This is an optimization exercise on Yosys and OpenROAD, whose aim is small area, a short achievable clock period and few clock cycles per item, not a production implementation.
In this exercise RTL edits were held to simulation tests only and were not proved equivalent to the original.
Some runs may be left out. An edit can pass the tests and still lose a function that they never use.

[design/flow/design.v]
module conv33_ctrl (
    input  wire clk,
    input  wire rst,
    input  wire input_valid_in,
    output wire input_ready_out,
    output wire calc_start,
    output wire out_valid_out,
    input  wire out_ready_in,
    output wire done
);
    localparam IDLE    = 2'd0;
    localparam COMPUTE = 2'd1;
    localparam OUTPUT  = 2'd2;
    reg [1:0] state, nxt;
    always @(posedge clk or posedge rst) begin
        if (rst)
            state <= IDLE;
        else
            state <= nxt;
    end
    always @(*) begin
        case (state)
            IDLE:    nxt = input_valid_in ? COMPUTE : IDLE;
            COMPUTE: nxt = OUTPUT;
            OUTPUT:  nxt = out_ready_in   ? IDLE    : OUTPUT;
            default: nxt = IDLE;
        endcase
    end
    assign input_ready_out = (state == IDLE);
    assign calc_start      = (state == COMPUTE);
    assign out_valid_out   = (state == OUTPUT);
    assign done            = out_valid_out && out_ready_in;
endmodule
module conv33_weight_buffer #(
    parameter DATA_WIDTH = 8
)(
    input  wire                   clk,
    input  wire                   rst,
    input  wire                   start,
    input  wire                   valid_in,
    output wire                   ready_out,
    input  wire [DATA_WIDTH-1:0]  data_in,
    output reg  [DATA_WIDTH-1:0]  weight_0,
    output reg  [DATA_WIDTH-1:0]  weight_1,
    output reg  [DATA_WIDTH-1:0]  weight_2,
    output reg  [DATA_WIDTH-1:0]  weight_3,
    output reg  [DATA_WIDTH-1:0]  weight_4,
    output reg  [DATA_WIDTH-1:0]  weight_5,
    output reg  [DATA_WIDTH-1:0]  weight_6,
    output reg  [DATA_WIDTH-1:0]  weight_7,
    output reg  [DATA_WIDTH-1:0]  weight_8
);
    reg [DATA_WIDTH-1:0] buffer [0:8];
    reg [3:0] cnt;
    assign ready_out = (cnt < 9) && !start;
    always @(posedge clk or posedge rst) begin
        if (rst)
            cnt <= 0;
        else if (start)
            cnt <= 0;
        else if (valid_in && ready_out)
            cnt <= cnt + 1;
    end
    always @(posedge clk) begin
        if (valid_in && ready_out)
            buffer[cnt] <= data_in;
    end
    always @(posedge clk or posedge rst) begin
        if (rst) begin
            weight_0 <= 0; weight_1 <= 0; weight_2 <= 0;
            weight_3 <= 0; weight_4 <= 0; weight_5 <= 0;
            weight_6 <= 0; weight_7 <= 0; weight_8 <= 0;
        end else if (start) begin
            weight_0 <= buffer[0]; weight_1 <= buffer[1]; weight_2 <= buffer[2];
            weight_3 <= buffer[3]; weight_4 <= buffer[4]; weight_5 <= buffer[5];
            weight_6 <= buffer[6]; weight_7 <= buffer[7]; weight_8 <= buffer[8];
        end
    end
endmodule
module conv33_input_buffer #(
    parameter DATA_WIDTH = 8
)(
    input  wire clk,
    input  wire rst,
    input  wire valid_in,
    input  wire ready_out,
    input  wire [DATA_WIDTH-1:0] in_0_0,
    input  wire [DATA_WIDTH-1:0] in_0_1,
    input  wire [DATA_WIDTH-1:0] in_0_2,
    input  wire [DATA_WIDTH-1:0] in_1_0,
    input  wire [DATA_WIDTH-1:0] in_1_1,
    input  wire [DATA_WIDTH-1:0] in_1_2,
    input  wire [DATA_WIDTH-1:0] in_2_0,
    input  wire [DATA_WIDTH-1:0] in_2_1,
    input  wire [DATA_WIDTH-1:0] in_2_2,
    output reg  [DATA_WIDTH-1:0] out_0_0,
    output reg  [DATA_WIDTH-1:0] out_0_1,
    output reg  [DATA_WIDTH-1:0] out_0_2,
    output reg  [DATA_WIDTH-1:0] out_1_0,
    output reg  [DATA_WIDTH-1:0] out_1_1,
    output reg  [DATA_WIDTH-1:0] out_1_2,
    output reg  [DATA_WIDTH-1:0] out_2_0,
    output reg  [DATA_WIDTH-1:0] out_2_1,
    output reg  [DATA_WIDTH-1:0] out_2_2
);
    always @(posedge clk or posedge rst) begin
        if (rst) begin
            out_0_0 <= 0; out_0_1 <= 0; out_0_2 <= 0;
            out_1_0 <= 0; out_1_1 <= 0; out_1_2 <= 0;
            out_2_0 <= 0; out_2_1 <= 0; out_2_2 <= 0;
        end else if (valid_in && ready_out) begin
            out_0_0 <= in_0_0; out_0_1 <= in_0_1; out_0_2 <= in_0_2;
            out_1_0 <= in_1_0; out_1_1 <= in_1_1; out_1_2 <= in_1_2;
            out_2_0 <= in_2_0; out_2_1 <= in_2_1; out_2_2 <= in_2_2;
        end
    end
endmodule
module conv33_calc #(
    parameter DATA_WIDTH = 8,
    parameter MUL_WIDTH  = 16,
    parameter OUT_WIDTH  = 32
)(
    input  wire                   clk,
    input  wire                   rst,
    input  wire                   start,
    input  wire signed [DATA_WIDTH-1:0]  data_0_0,
    input  wire signed [DATA_WIDTH-1:0]  data_0_1,
    input  wire signed [DATA_WIDTH-1:0]  data_0_2,
    input  wire signed [DATA_WIDTH-1:0]  data_1_0,
    input  wire signed [DATA_WIDTH-1:0]  data_1_1,
    input  wire signed [DATA_WIDTH-1:0]  data_1_2,
    input  wire signed [DATA_WIDTH-1:0]  data_2_0,
    input  wire signed [DATA_WIDTH-1:0]  data_2_1,
    input  wire signed [DATA_WIDTH-1:0]  data_2_2,
    input  wire signed [DATA_WIDTH-1:0]  weight_0,
    input  wire signed [DATA_WIDTH-1:0]  weight_1,
    input  wire signed [DATA_WIDTH-1:0]  weight_2,
    input  wire signed [DATA_WIDTH-1:0]  weight_3,
    input  wire signed [DATA_WIDTH-1:0]  weight_4,
    input  wire signed [DATA_WIDTH-1:0]  weight_5,
    input  wire signed [DATA_WIDTH-1:0]  weight_6,
    input  wire signed [DATA_WIDTH-1:0]  weight_7,
    input  wire signed [DATA_WIDTH-1:0]  weight_8,
    output reg  signed [OUT_WIDTH-1:0]   result
);
    wire signed [MUL_WIDTH-1:0] mul_0 = data_0_0 * weight_0;
    wire signed [MUL_WIDTH-1:0] mul_1 = data_0_1 * weight_1;
    wire signed [MUL_WIDTH-1:0] mul_2 = data_0_2 * weight_2;
    wire signed [MUL_WIDTH-1:0] mul_3 = data_1_0 * weight_3;
    wire signed [MUL_WIDTH-1:0] mul_4 = data_1_1 * weight_4;
    wire signed [MUL_WIDTH-1:0] mul_5 = data_1_2 * weight_5;
    wire signed [MUL_WIDTH-1:0] mul_6 = data_2_0 * weight_6;
    wire signed [MUL_WIDTH-1:0] mul_7 = data_2_1 * weight_7;
    wire signed [MUL_WIDTH-1:0] mul_8 = data_2_2 * weight_8;
    wire signed [MUL_WIDTH:0]   sum_0    = mul_0 + mul_1;
    wire signed [MUL_WIDTH:0]   sum_1    = mul_2 + mul_3;
    wire signed [MUL_WIDTH:0]   sum_2    = mul_4 + mul_5;
    wire signed [MUL_WIDTH:0]   sum_3    = mul_6 + mul_7;
    wire signed [MUL_WIDTH+1:0] sum_4    = sum_0 + sum_1;   
    wire signed [MUL_WIDTH+1:0] sum_5    = sum_2 + sum_3;   
    wire signed [OUT_WIDTH-1:0] conv_sum = sum_4 + sum_5 + mul_8;   
    always @(posedge clk or posedge rst) begin
        if (rst)
            result <= 0;
        else if (start)
            result <= conv_sum;
    end
endmodule
module conv33 #(
    parameter                       DATA_WIDTH = 8,
    parameter                       MUL_WIDTH  = 16,
    parameter                       OUT_WIDTH  = 32
)(
    input  wire                     clk,
    input  wire                     rst,
    input  wire                     start,
    output wire                     done,
    input  wire                     input_valid_in,
    output wire                     input_ready_out,
    input  wire                     weight_valid_in,
    output wire                     weight_ready_out,
    output wire                     out_valid_out,
    input  wire                     out_ready_in,
    input  wire [DATA_WIDTH-1:0]    weight_data,
    input  wire [DATA_WIDTH-1:0]    data_in_0_0,
    input  wire [DATA_WIDTH-1:0]    data_in_0_1,
    input  wire [DATA_WIDTH-1:0]    data_in_0_2,
    input  wire [DATA_WIDTH-1:0]    data_in_1_0,
    input  wire [DATA_WIDTH-1:0]    data_in_1_1,
    input  wire [DATA_WIDTH-1:0]    data_in_1_2,
    input  wire [DATA_WIDTH-1:0]    data_in_2_0,
    input  wire [DATA_WIDTH-1:0]    data_in_2_1,
    input  wire [DATA_WIDTH-1:0]    data_in_2_2,
    output wire [OUT_WIDTH-1:0]     out_data
);
    wire calc_start;
    wire [DATA_WIDTH-1:0] weight_0, weight_1, weight_2,
                          weight_3, weight_4, weight_5,
                          weight_6, weight_7, weight_8;
    wire [DATA_WIDTH-1:0] data_0_0, data_0_1, data_0_2,
                          data_1_0, data_1_1, data_1_2,
                          data_2_0, data_2_1, data_2_2;
    wire signed [OUT_WIDTH-1:0] result;
    conv33_ctrl u_ctrl(
        .clk                (clk),
        .rst                (rst),
        .input_valid_in     (input_valid_in),
        .input_ready_out    (input_ready_out),
        .calc_start         (calc_start),
        .out_valid_out      (out_valid_out),
        .out_ready_in       (out_ready_in),
        .done               (done)
    );
    conv33_weight_buffer #(.DATA_WIDTH(DATA_WIDTH)) u_weight(
        .clk                (clk),
        .rst                (rst),
        .start              (start),
        .valid_in           (weight_valid_in),
        .ready_out          (weight_ready_out),
        .data_in            (weight_data),
        .weight_0           (weight_0),
        .weight_1           (weight_1),
        .weight_2           (weight_2),
        .weight_3           (weight_3),
        .weight_4           (weight_4),
        .weight_5           (weight_5),
        .weight_6           (weight_6),
        .weight_7           (weight_7),
        .weight_8           (weight_8)
    );
    conv33_input_buffer #(.DATA_WIDTH(DATA_WIDTH)) u_input(
        .clk                (clk),
        .rst                (rst),
        .valid_in           (input_valid_in),
        .ready_out          (input_ready_out),
        .in_0_0             (data_in_0_0),
        .in_0_1             (data_in_0_1),
        .in_0_2             (data_in_0_2),
        .in_1_0             (data_in_1_0),
        .in_1_1             (data_in_1_1),
        .in_1_2             (data_in_1_2),
        .in_2_0             (data_in_2_0),
        .in_2_1             (data_in_2_1),
        .in_2_2             (data_in_2_2),
        .out_0_0            (data_0_0),
        .out_0_1            (data_0_1),
        .out_0_2            (data_0_2),
        .out_1_0            (data_1_0),
        .out_1_1            (data_1_1),
        .out_1_2            (data_1_2),
        .out_2_0            (data_2_0),
        .out_2_1            (data_2_1),
        .out_2_2            (data_2_2)
    );
    conv33_calc #(
        .DATA_WIDTH         (DATA_WIDTH),
        .MUL_WIDTH          (MUL_WIDTH),
        .OUT_WIDTH          (OUT_WIDTH)
    ) u_calc(
        .clk                (clk),
        .rst                (rst),
        .start              (calc_start),
        .data_0_0           (data_0_0),
        .data_0_1           (data_0_1),
        .data_0_2           (data_0_2),
        .data_1_0           (data_1_0),
        .data_1_1           (data_1_1),
        .data_1_2           (data_1_2),
        .data_2_0           (data_2_0),
        .data_2_1           (data_2_1),
        .data_2_2           (data_2_2),
        .weight_0           (weight_0),
        .weight_1           (weight_1),
        .weight_2           (weight_2),
        .weight_3           (weight_3),
        .weight_4           (weight_4),
        .weight_5           (weight_5),
        .weight_6           (weight_6),
        .weight_7           (weight_7),
        .weight_8           (weight_8),
        .result             (result)
    );
    assign out_data = result;
endmodule
[design/flow/run.sh]
#!/bin/bash
# synth_recipe.tcl (not shown) runs the flow's synth.tcl, then flattens the netlist and writes it again
# the make line also repeats each setting of config.mk as NAME=value (left out here)
make -C /OpenROAD-flow-scripts/flow DESIGN_CONFIG=/design/flow/config.mk WORK_HOME=/design/flow/orfs CLKGATE_MAP_FILE= SYNTH_SCRIPT=/design/flow/synth_recipe.tcl finish
[design/flow/config.mk]
export PLATFORM = sky130hd
export DESIGN_NAME = conv33
export DESIGN_NICKNAME = conv33
export VERILOG_FILES = /design/flow/design.v
export SDC_FILE = /design/flow/constraint.sdc
export NUM_CORES = 4
export LEC_CHECK = 0
export CAP_MARGIN = 20
export CORE_MARGIN = 2
export CORE_UTILIZATION = 40
export PLACE_DENSITY = 0.6
export SLEW_MARGIN = 20
[design/flow/constraint.sdc]
create_clock -name core_clock -period 12.0 [get_ports {clk}]
set_input_delay 2.4000 -clock core_clock [delete_from_list [all_inputs] [get_ports {clk}]]
set_output_delay 2.4000 -clock core_clock [all_outputs]
set_load 0.01 [all_outputs]
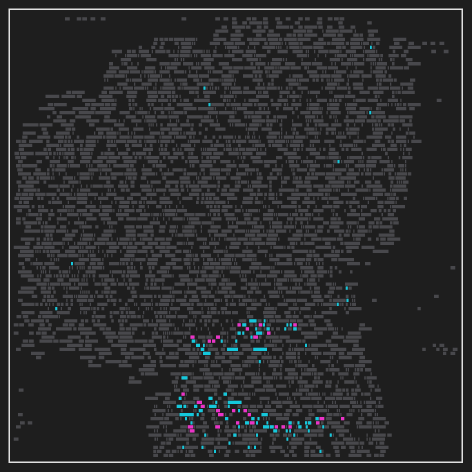
Figure 1: run 1, logic cells by family.
(1.5 px per um)
[inverting AOI/OAI gates] cyan | cells: 87 | where: bottom middle
[AND-OR and OR-AND gates] magenta | cells: 29 | where: bottom middle
fin cells: 4587
fraction of area in multi-input gates: 63.5%

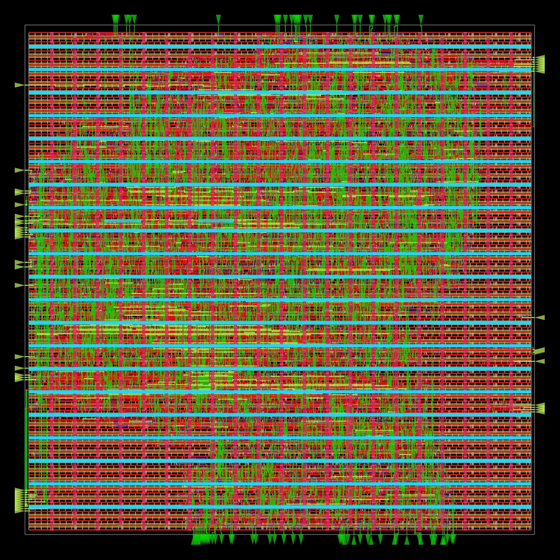
Figure 2: run 1, final layout.
final instance area: 40100 um^2
number of placed I/O pins: 122
final WL: 90800 um

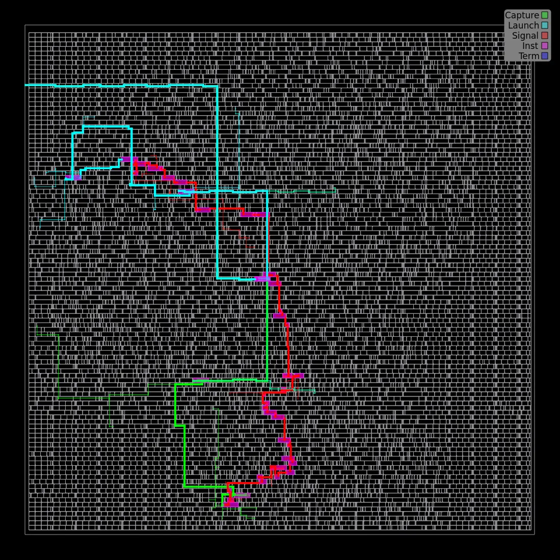
Figure 3: run 1, path with the least slack.
TNS Setup: 0 ns
setup ws final: 0.401 ns
Core Util, Final: 46.0%

==> summary.md, run 1 <==
| Metric | Value |
|---|---|
| Period utilization | 96.7% |
| Area of the die | 90600 um^2 |
| Most used routing layer | met2 |
| Buffers excl. clock | around 230 |
| Top cell family by delay on the critical path | adder cells |
| Hold slack final | 0.445 ns |
| First-pass GRT wire length | 142000 um |
| Routed wire per std cell | 19.8 um |
| Status | finished clean |
| Worst-path clk slew | 0.06 ns |
| Hold Buf Count CTS | 0 |
| Met1 Use GR | 28.8% |
| Comb_multi_in | 2034 |
| N_diodes | 2 |
| GRT Overall Usage | 21.0% |
| HP Class | flop to flop |
| R2R Setup Slk | between 0.4 and 0.5 ns |
| Crit path to | u_calc.result[21] |
| Routed vias/inst | 4.76 |
| CP max FO | 9 |
| Clock latency (worst-skew pair) | 0.56 ns |
| DRC viols | 0 |
| Fin nets | 4508 |
| Distinct cells, synth | 65 |
| CP most frequent cell | fa_1 |
| Post-synthesis cell area | 35300 um^2 |
| Type of origin of the critical path | flop |
| CP Data Arrival Time | around 12 ns |
| Logic inverters | between 800 and 900 |
| Ys async rst share | a little under three quarters |
| Tap Cells | ~1.2k |
| Commonest non-fill, non-tap cells in the layout | inv_1, fa_1, and2_1, ha_1, nand2_1 |
| Clk cell area share | 2.97% |
| Pins Over Slew Limit | 0 |
| Num CTS Buffers | 37 |
| Hold path endpoint | u_weight.weight_5[3] |
| Die H | 301 um |
| Endpoint type of the worst setup path | flop |
| Vias in the first global route | roughly 24k |
| Compound-Gate Fraction of Synth Area | 2.28% |
| Post-synth top cells | inv_1, fa_1, and2_1 |
| Largest register FFs | 72 |
| Worst Skew | 0.0359 ns |
| Initial antenna violation count | 7 |
| Met2 Track Usage GR | 34.7% |
| Placed Instances | 4501 |
| Total clock sinks | 254 |
| Post-cts resize count | 1 |
| Grt ovf | 0 |
| Worst setup path class | flop to flop |
Testbench counts for the RTL of run 1, summed over its fixed seeds: cycles 12,360, items 4,096.
--- run 2: outline of the changes from run 1 ---
design/flow/design.v: 284 -> 1942 lines; modules unchanged: 0
  conv33_ctrl: edited, 33 -> 32 lines
  conv33_weight_buffer: edited, 46 -> 49 lines
  conv33_input_buffer: edited, 38 -> 32 lines
  conv33_calc: edited, 51 -> 1731 lines
  conv33: edited, 116 -> 98 lines
==> module conv33_input_buffer as of run 2 <==
module conv33_input_buffer #(
    parameter DATA_WIDTH = 8
)(
    input  wire clk,
    input  wire load,
    input  wire [DATA_WIDTH-1:0] in_0_0,
    input  wire [DATA_WIDTH-1:0] in_0_1,
    input  wire [DATA_WIDTH-1:0] in_0_2,
    input  wire [DATA_WIDTH-1:0] in_1_0,
    input  wire [DATA_WIDTH-1:0] in_1_1,
    input  wire [DATA_WIDTH-1:0] in_1_2,
    input  wire [DATA_WIDTH-1:0] in_2_0,
    input  wire [DATA_WIDTH-1:0] in_2_1,
    input  wire [DATA_WIDTH-1:0] in_2_2,
    output reg  [DATA_WIDTH-1:0] out_0_0,
    output reg  [DATA_WIDTH-1:0] out_0_1,
    output reg  [DATA_WIDTH-1:0] out_0_2,
    output reg  [DATA_WIDTH-1:0] out_1_0,
    output reg  [DATA_WIDTH-1:0] out_1_1,
    output reg  [DATA_WIDTH-1:0] out_1_2,
    output reg  [DATA_WIDTH-1:0] out_2_0,
    output reg  [DATA_WIDTH-1:0] out_2_1,
    output reg  [DATA_WIDTH-1:0] out_2_2
);
    always @(posedge clk) begin
        if (load) begin
            out_0_0 <= in_0_0; out_0_1 <= in_0_1; out_0_2 <= in_0_2;
            out_1_0 <= in_1_0; out_1_1 <= in_1_1; out_1_2 <= in_1_2;
            out_2_0 <= in_2_0; out_2_1 <= in_2_1; out_2_2 <= in_2_2;
        end
    end
endmodule
==> module conv33_ctrl as of run 2 <==
module conv33_ctrl (
    input  wire clk,
    input  wire rst,
    input  wire input_valid_in,
    output wire input_ready_out,
    output wire out_valid_out,
    input  wire out_ready_in,
    output wire done,
    output wire win_load,      
    output wire res_load,      
    output wire hold           
);
    reg win_valid;             
    reg res_valid;             
    assign hold            = win_valid && res_valid && !out_ready_in;
    assign input_ready_out = !hold;
    assign win_load        = !hold;
    assign res_load        = !res_valid || out_ready_in;
    assign out_valid_out   = res_valid;
    assign done            = res_valid && out_ready_in;
    always @(posedge clk or posedge rst) begin
        if (rst) begin
            win_valid <= 1'b0;
            res_valid <= 1'b0;
        end else begin
            if (!hold)
                win_valid <= input_valid_in;
            if (res_load)
                res_valid <= win_valid;
        end
    end
endmodule
==> module conv33 as of run 2 <==
module conv33 #(
    parameter                       DATA_WIDTH = 8,
    parameter                       MUL_WIDTH  = 16,
    parameter                       OUT_WIDTH  = 32
)(
    input  wire                     clk,
    input  wire                     rst,
    input  wire                     start,
    output wire                     done,
    input  wire                     input_valid_in,
    output wire                     input_ready_out,
    input  wire                     weight_valid_in,
    output wire                     weight_ready_out,
    output wire                     out_valid_out,
    input  wire                     out_ready_in,
    input  wire [DATA_WIDTH-1:0]    weight_data,
    input  wire [DATA_WIDTH-1:0]    data_in_0_0,
    input  wire [DATA_WIDTH-1:0]    data_in_0_1,
    input  wire [DATA_WIDTH-1:0]    data_in_0_2,
    input  wire [DATA_WIDTH-1:0]    data_in_1_0,
    input  wire [DATA_WIDTH-1:0]    data_in_1_1,
    input  wire [DATA_WIDTH-1:0]    data_in_1_2,
    input  wire [DATA_WIDTH-1:0]    data_in_2_0,
    input  wire [DATA_WIDTH-1:0]    data_in_2_1,
    input  wire [DATA_WIDTH-1:0]    data_in_2_2,
    output wire [OUT_WIDTH-1:0]     out_data
);
    wire win_load, res_load, hold;
    wire [DATA_WIDTH-1:0] weight_0, weight_1, weight_2,
                          weight_3, weight_4, weight_5,
                          weight_6, weight_7, weight_8;
    wire [DATA_WIDTH-1:0] data_0_0, data_0_1, data_0_2,
                          data_1_0, data_1_1, data_1_2,
                          data_2_0, data_2_1, data_2_2;
    conv33_ctrl u_ctrl(
        .clk                (clk),
        .rst                (rst),
        .input_valid_in     (input_valid_in),
        .input_ready_out    (input_ready_out),
        .out_valid_out      (out_valid_out),
        .out_ready_in       (out_ready_in),
        .done               (done),
        .win_load           (win_load),
        .res_load           (res_load),
        .hold               (hold)
    );
    conv33_weight_buffer #(.DATA_WIDTH(DATA_WIDTH)) u_weight(
        .clk                (clk),
        .rst                (rst),
        .start              (start),
        .hold               (hold),
        .valid_in           (weight_valid_in),
        .ready_out          (weight_ready_out),
        .data_in            (weight_data),
        .weight_0           (weight_0),
        .weight_1           (weight_1),
        .weight_2           (weight_2),
        .weight_3           (weight_3),
        .weight_4           (weight_4),
        .weight_5           (weight_5),
        .weight_6           (weight_6),
        .weight_7           (weight_7),
        .weight_8           (weight_8)
    );
    conv33_input_buffer #(.DATA_WIDTH(DATA_WIDTH)) u_input(
        .clk                (clk),
        .load               (win_load),
        .in_0_0             (data_in_0_0),
        .in_0_1             (data_in_0_1),
        .in_0_2             (data_in_0_2),
        .in_1_0             (data_in_1_0),
        .in_1_1             (data_in_1_1),
        .in_1_2             (data_in_1_2),
        .in_2_0             (data_in_2_0),
        .in_2_1             (data_in_2_1),
        .in_2_2             (data_in_2_2),
        .out_0_0            (data_0_0),
        .out_0_1            (data_0_1),
        .out_0_2            (data_0_2),
        .out_1_0            (data_1_0),
        .out_1_1            (data_1_1),
        .out_1_2            (data_1_2),
        .out_2_0            (data_2_0),
        .out_2_1            (data_2_1),
        .out_2_2            (data_2_2)
    );
    conv33_calc u_calc(
        .clk                (clk),
        .load               (res_load),
        .x0 (data_0_0), .x1 (data_0_1), .x2 (data_0_2),
        .x3 (data_1_0), .x4 (data_1_1), .x5 (data_1_2),
        .x6 (data_2_0), .x7 (data_2_1), .x8 (data_2_2),
        .w0 (weight_0), .w1 (weight_1), .w2 (weight_2),
        .w3 (weight_3), .w4 (weight_4), .w5 (weight_5),
        .w6 (weight_6), .w7 (weight_7), .w8 (weight_8),
        .result             (out_data)
    );
endmodule
==> module conv33_weight_buffer as of run 2 <==
module conv33_weight_buffer #(
    parameter DATA_WIDTH = 8
)(
    input  wire                   clk,
    input  wire                   rst,
    input  wire                   start,
    input  wire                   hold,
    input  wire                   valid_in,
    output wire                   ready_out,
    input  wire [DATA_WIDTH-1:0]  data_in,
    output reg  [DATA_WIDTH-1:0]  weight_0,
    output reg  [DATA_WIDTH-1:0]  weight_1,
    output reg  [DATA_WIDTH-1:0]  weight_2,
    output reg  [DATA_WIDTH-1:0]  weight_3,
    output reg  [DATA_WIDTH-1:0]  weight_4,
    output reg  [DATA_WIDTH-1:0]  weight_5,
    output reg  [DATA_WIDTH-1:0]  weight_6,
    output reg  [DATA_WIDTH-1:0]  weight_7,
    output reg  [DATA_WIDTH-1:0]  weight_8
);
    reg [9*DATA_WIDTH-1:0] buffer;    
    reg [3:0] cnt;
    reg       pending;         
    wire commit = (start || pending) && !hold;
    assign ready_out = (cnt != 4'd9) && !pending;
    always @(posedge clk or posedge rst) begin
        if (rst) begin
            cnt     <= 4'd0;
            pending <= 1'b0;
        end else begin
            pending <= (start || pending) && hold;
            if (start)
                cnt <= 4'd0;
            else if (valid_in && ready_out)
                cnt <= cnt + 4'd1;
        end
    end
    always @(posedge clk) begin
        if (valid_in && ready_out)
            buffer <= {data_in, buffer[9*DATA_WIDTH-1:DATA_WIDTH]};
    end
    always @(posedge clk) begin
        if (commit) begin
            weight_0 <= buffer[0*DATA_WIDTH +: DATA_WIDTH]; weight_1 <= buffer[1*DATA_WIDTH +: DATA_WIDTH]; weight_2 <= buffer[2*DATA_WIDTH +: DATA_WIDTH];
            weight_3 <= buffer[3*DATA_WIDTH +: DATA_WIDTH]; weight_4 <= buffer[4*DATA_WIDTH +: DATA_WIDTH]; weight_5 <= buffer[5*DATA_WIDTH +: DATA_WIDTH];
            weight_6 <= buffer[6*DATA_WIDTH +: DATA_WIDTH]; weight_7 <= buffer[7*DATA_WIDTH +: DATA_WIDTH]; weight_8 <= buffer[8*DATA_WIDTH +: DATA_WIDTH];
        end
    end
endmodule
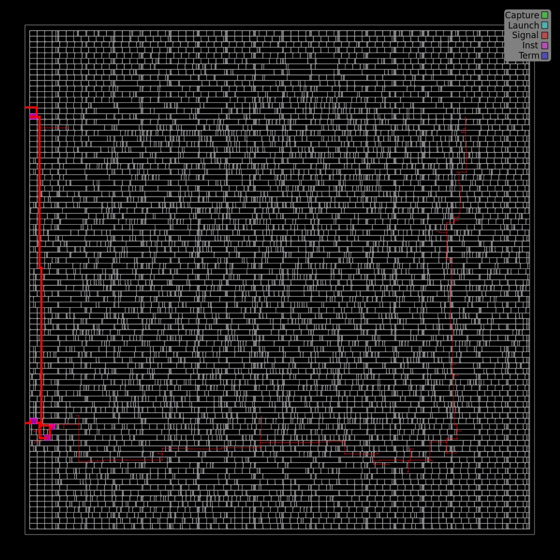
Figure 4: run 2, path with the least slack.
fin crit period: 6.51 ns
setup ws final: 5.49 ns
Core Util, Final: 45.6%
fin cells: 2922

==> run 2 against run 1 <==
- synthesized area is 31% lower
- sequential share of layout area is 10 points higher
- fmax is 78% higher
- synthesized cell count is 38% lower
==> summary.md, run 2 <==
| Metric | Value |
|---|---|
| Fraction of area in multi-input gates | 54.1% (-9.4 points) |
| CP most frequent cell | clkdlybuf4s50_1 |
| Fin nets | 2772 (-39%) |
| Routed wire per std cell | 23.0 um (+16%) |
| First-pass GRT wire length | 100000 um (-29%) |
| Most used routing layer | met2 |
| Buffers excl. clock | 126 (-46%) |
| Endpoint type of the worst setup path | output port |
| R2R Setup Slk | 5.55 ns (+5.15 ns) |
| Logic inverters | 508 (-40%) |
| Ys async rst share | 2.81% (-69 points) |
| HP Class | flop to flop |
| DRC viols | 0 (unchanged) |
| Worst Skew | 0.0572 ns (+0.0213 ns) |
| Number of placed I/O pins | 122 (unchanged) |
| Grt ovf | 0 (unchanged) |
| Pins Over Slew Limit | 0 (unchanged) |
| GRT Overall Usage | 22.2% (+1.2 points) |
| CP Data Arrival Time | 4.11 ns (-7.92 ns) |
| Worst setup path class | input port to output port |
| Post-cts resize count | 0 (-1) |
| Routed vias/inst | 4.88 (+2.4%) |
| Worst-path clk slew | 0.06 ns (about the same) |
| Hold path endpoint | u_weight.weight_0[7] |
| CP max FO | 33 (+24) |
| Total clock sinks | 249 (-2.0%) |
| Met2 Track Usage GR | 37.2% (+2.5 points) |
| Compound-Gate Fraction of Synth Area | 0.407% (-1.9 points) |
| Comb_multi_in | 1202 (-41%) |
| Top cell family by delay on the critical path | buffers and inverters |
| Type of origin of the critical path | input port |
| Hold slack final | 0.421 ns (-0.0243 ns) |
| Period utilization | 54.2% (-42 points) |
| Initial antenna violation count | 0 (-7) |
| Clk cell area share | 3.68% (+0.71 points) |
| Num CTS Buffers | 30 (-19%) |
| TNS Setup | 0 ns (unchanged) |
| Status | finished clean |
Testbench counts for the RTL of run 2, summed over its fixed seeds: cycles 4,184, items 4,096.
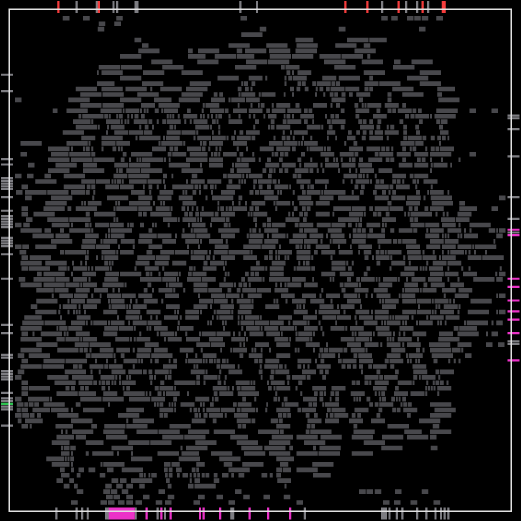
Figure 5: run 2, I/O pins on the die edge.
(2 px per um) Pins as bars across the die edge, other pins in gray.
[done] green | pins: 1 | direction: output | edge: left
[out_data] magenta | pins: 32 | direction: output | edge: 23 bottom, 9 right
[data_in_0_1] red | pins: 8 | direction: input | edge: top
all pins by edge: 47 bottom, 37 left, 20 top, 18 right
Die W: 250 um
Port Buffers: 121

what the ideal ports hide:
In the flow no input, the clock included, has a driving cell. The finished layouts below were timed again as built, in two steps. Step 1 assumes that a clkbuf_16 drives the clock port and a buf_2 every other input. Step 2, shift: input delay + t, output delay - t, t = (earliest + latest rising clock arrival at the registers) / 2. This alone moves slack from input paths to output paths. Three values: ideal ports, drivers, drivers and shift; two values: the first two.
run	t (ns)	slack for setup (ns)	latest minus earliest clock arrival (ns)	worst register clock-pin slew, ns
run 1	0.609	0.401 / 0.401 / 0.401	0.037 / 0.037	0.07 / 0.07
run 2	0.657	5.492 / 5.470 / 5.470	0.058 / 0.059	0.08 / 0.08
After both steps setup and hold are still met in every run listed. The setup slack of run 2, which loses most, moves by -0.022 ns with the drivers and by -0.022 ns with both steps.
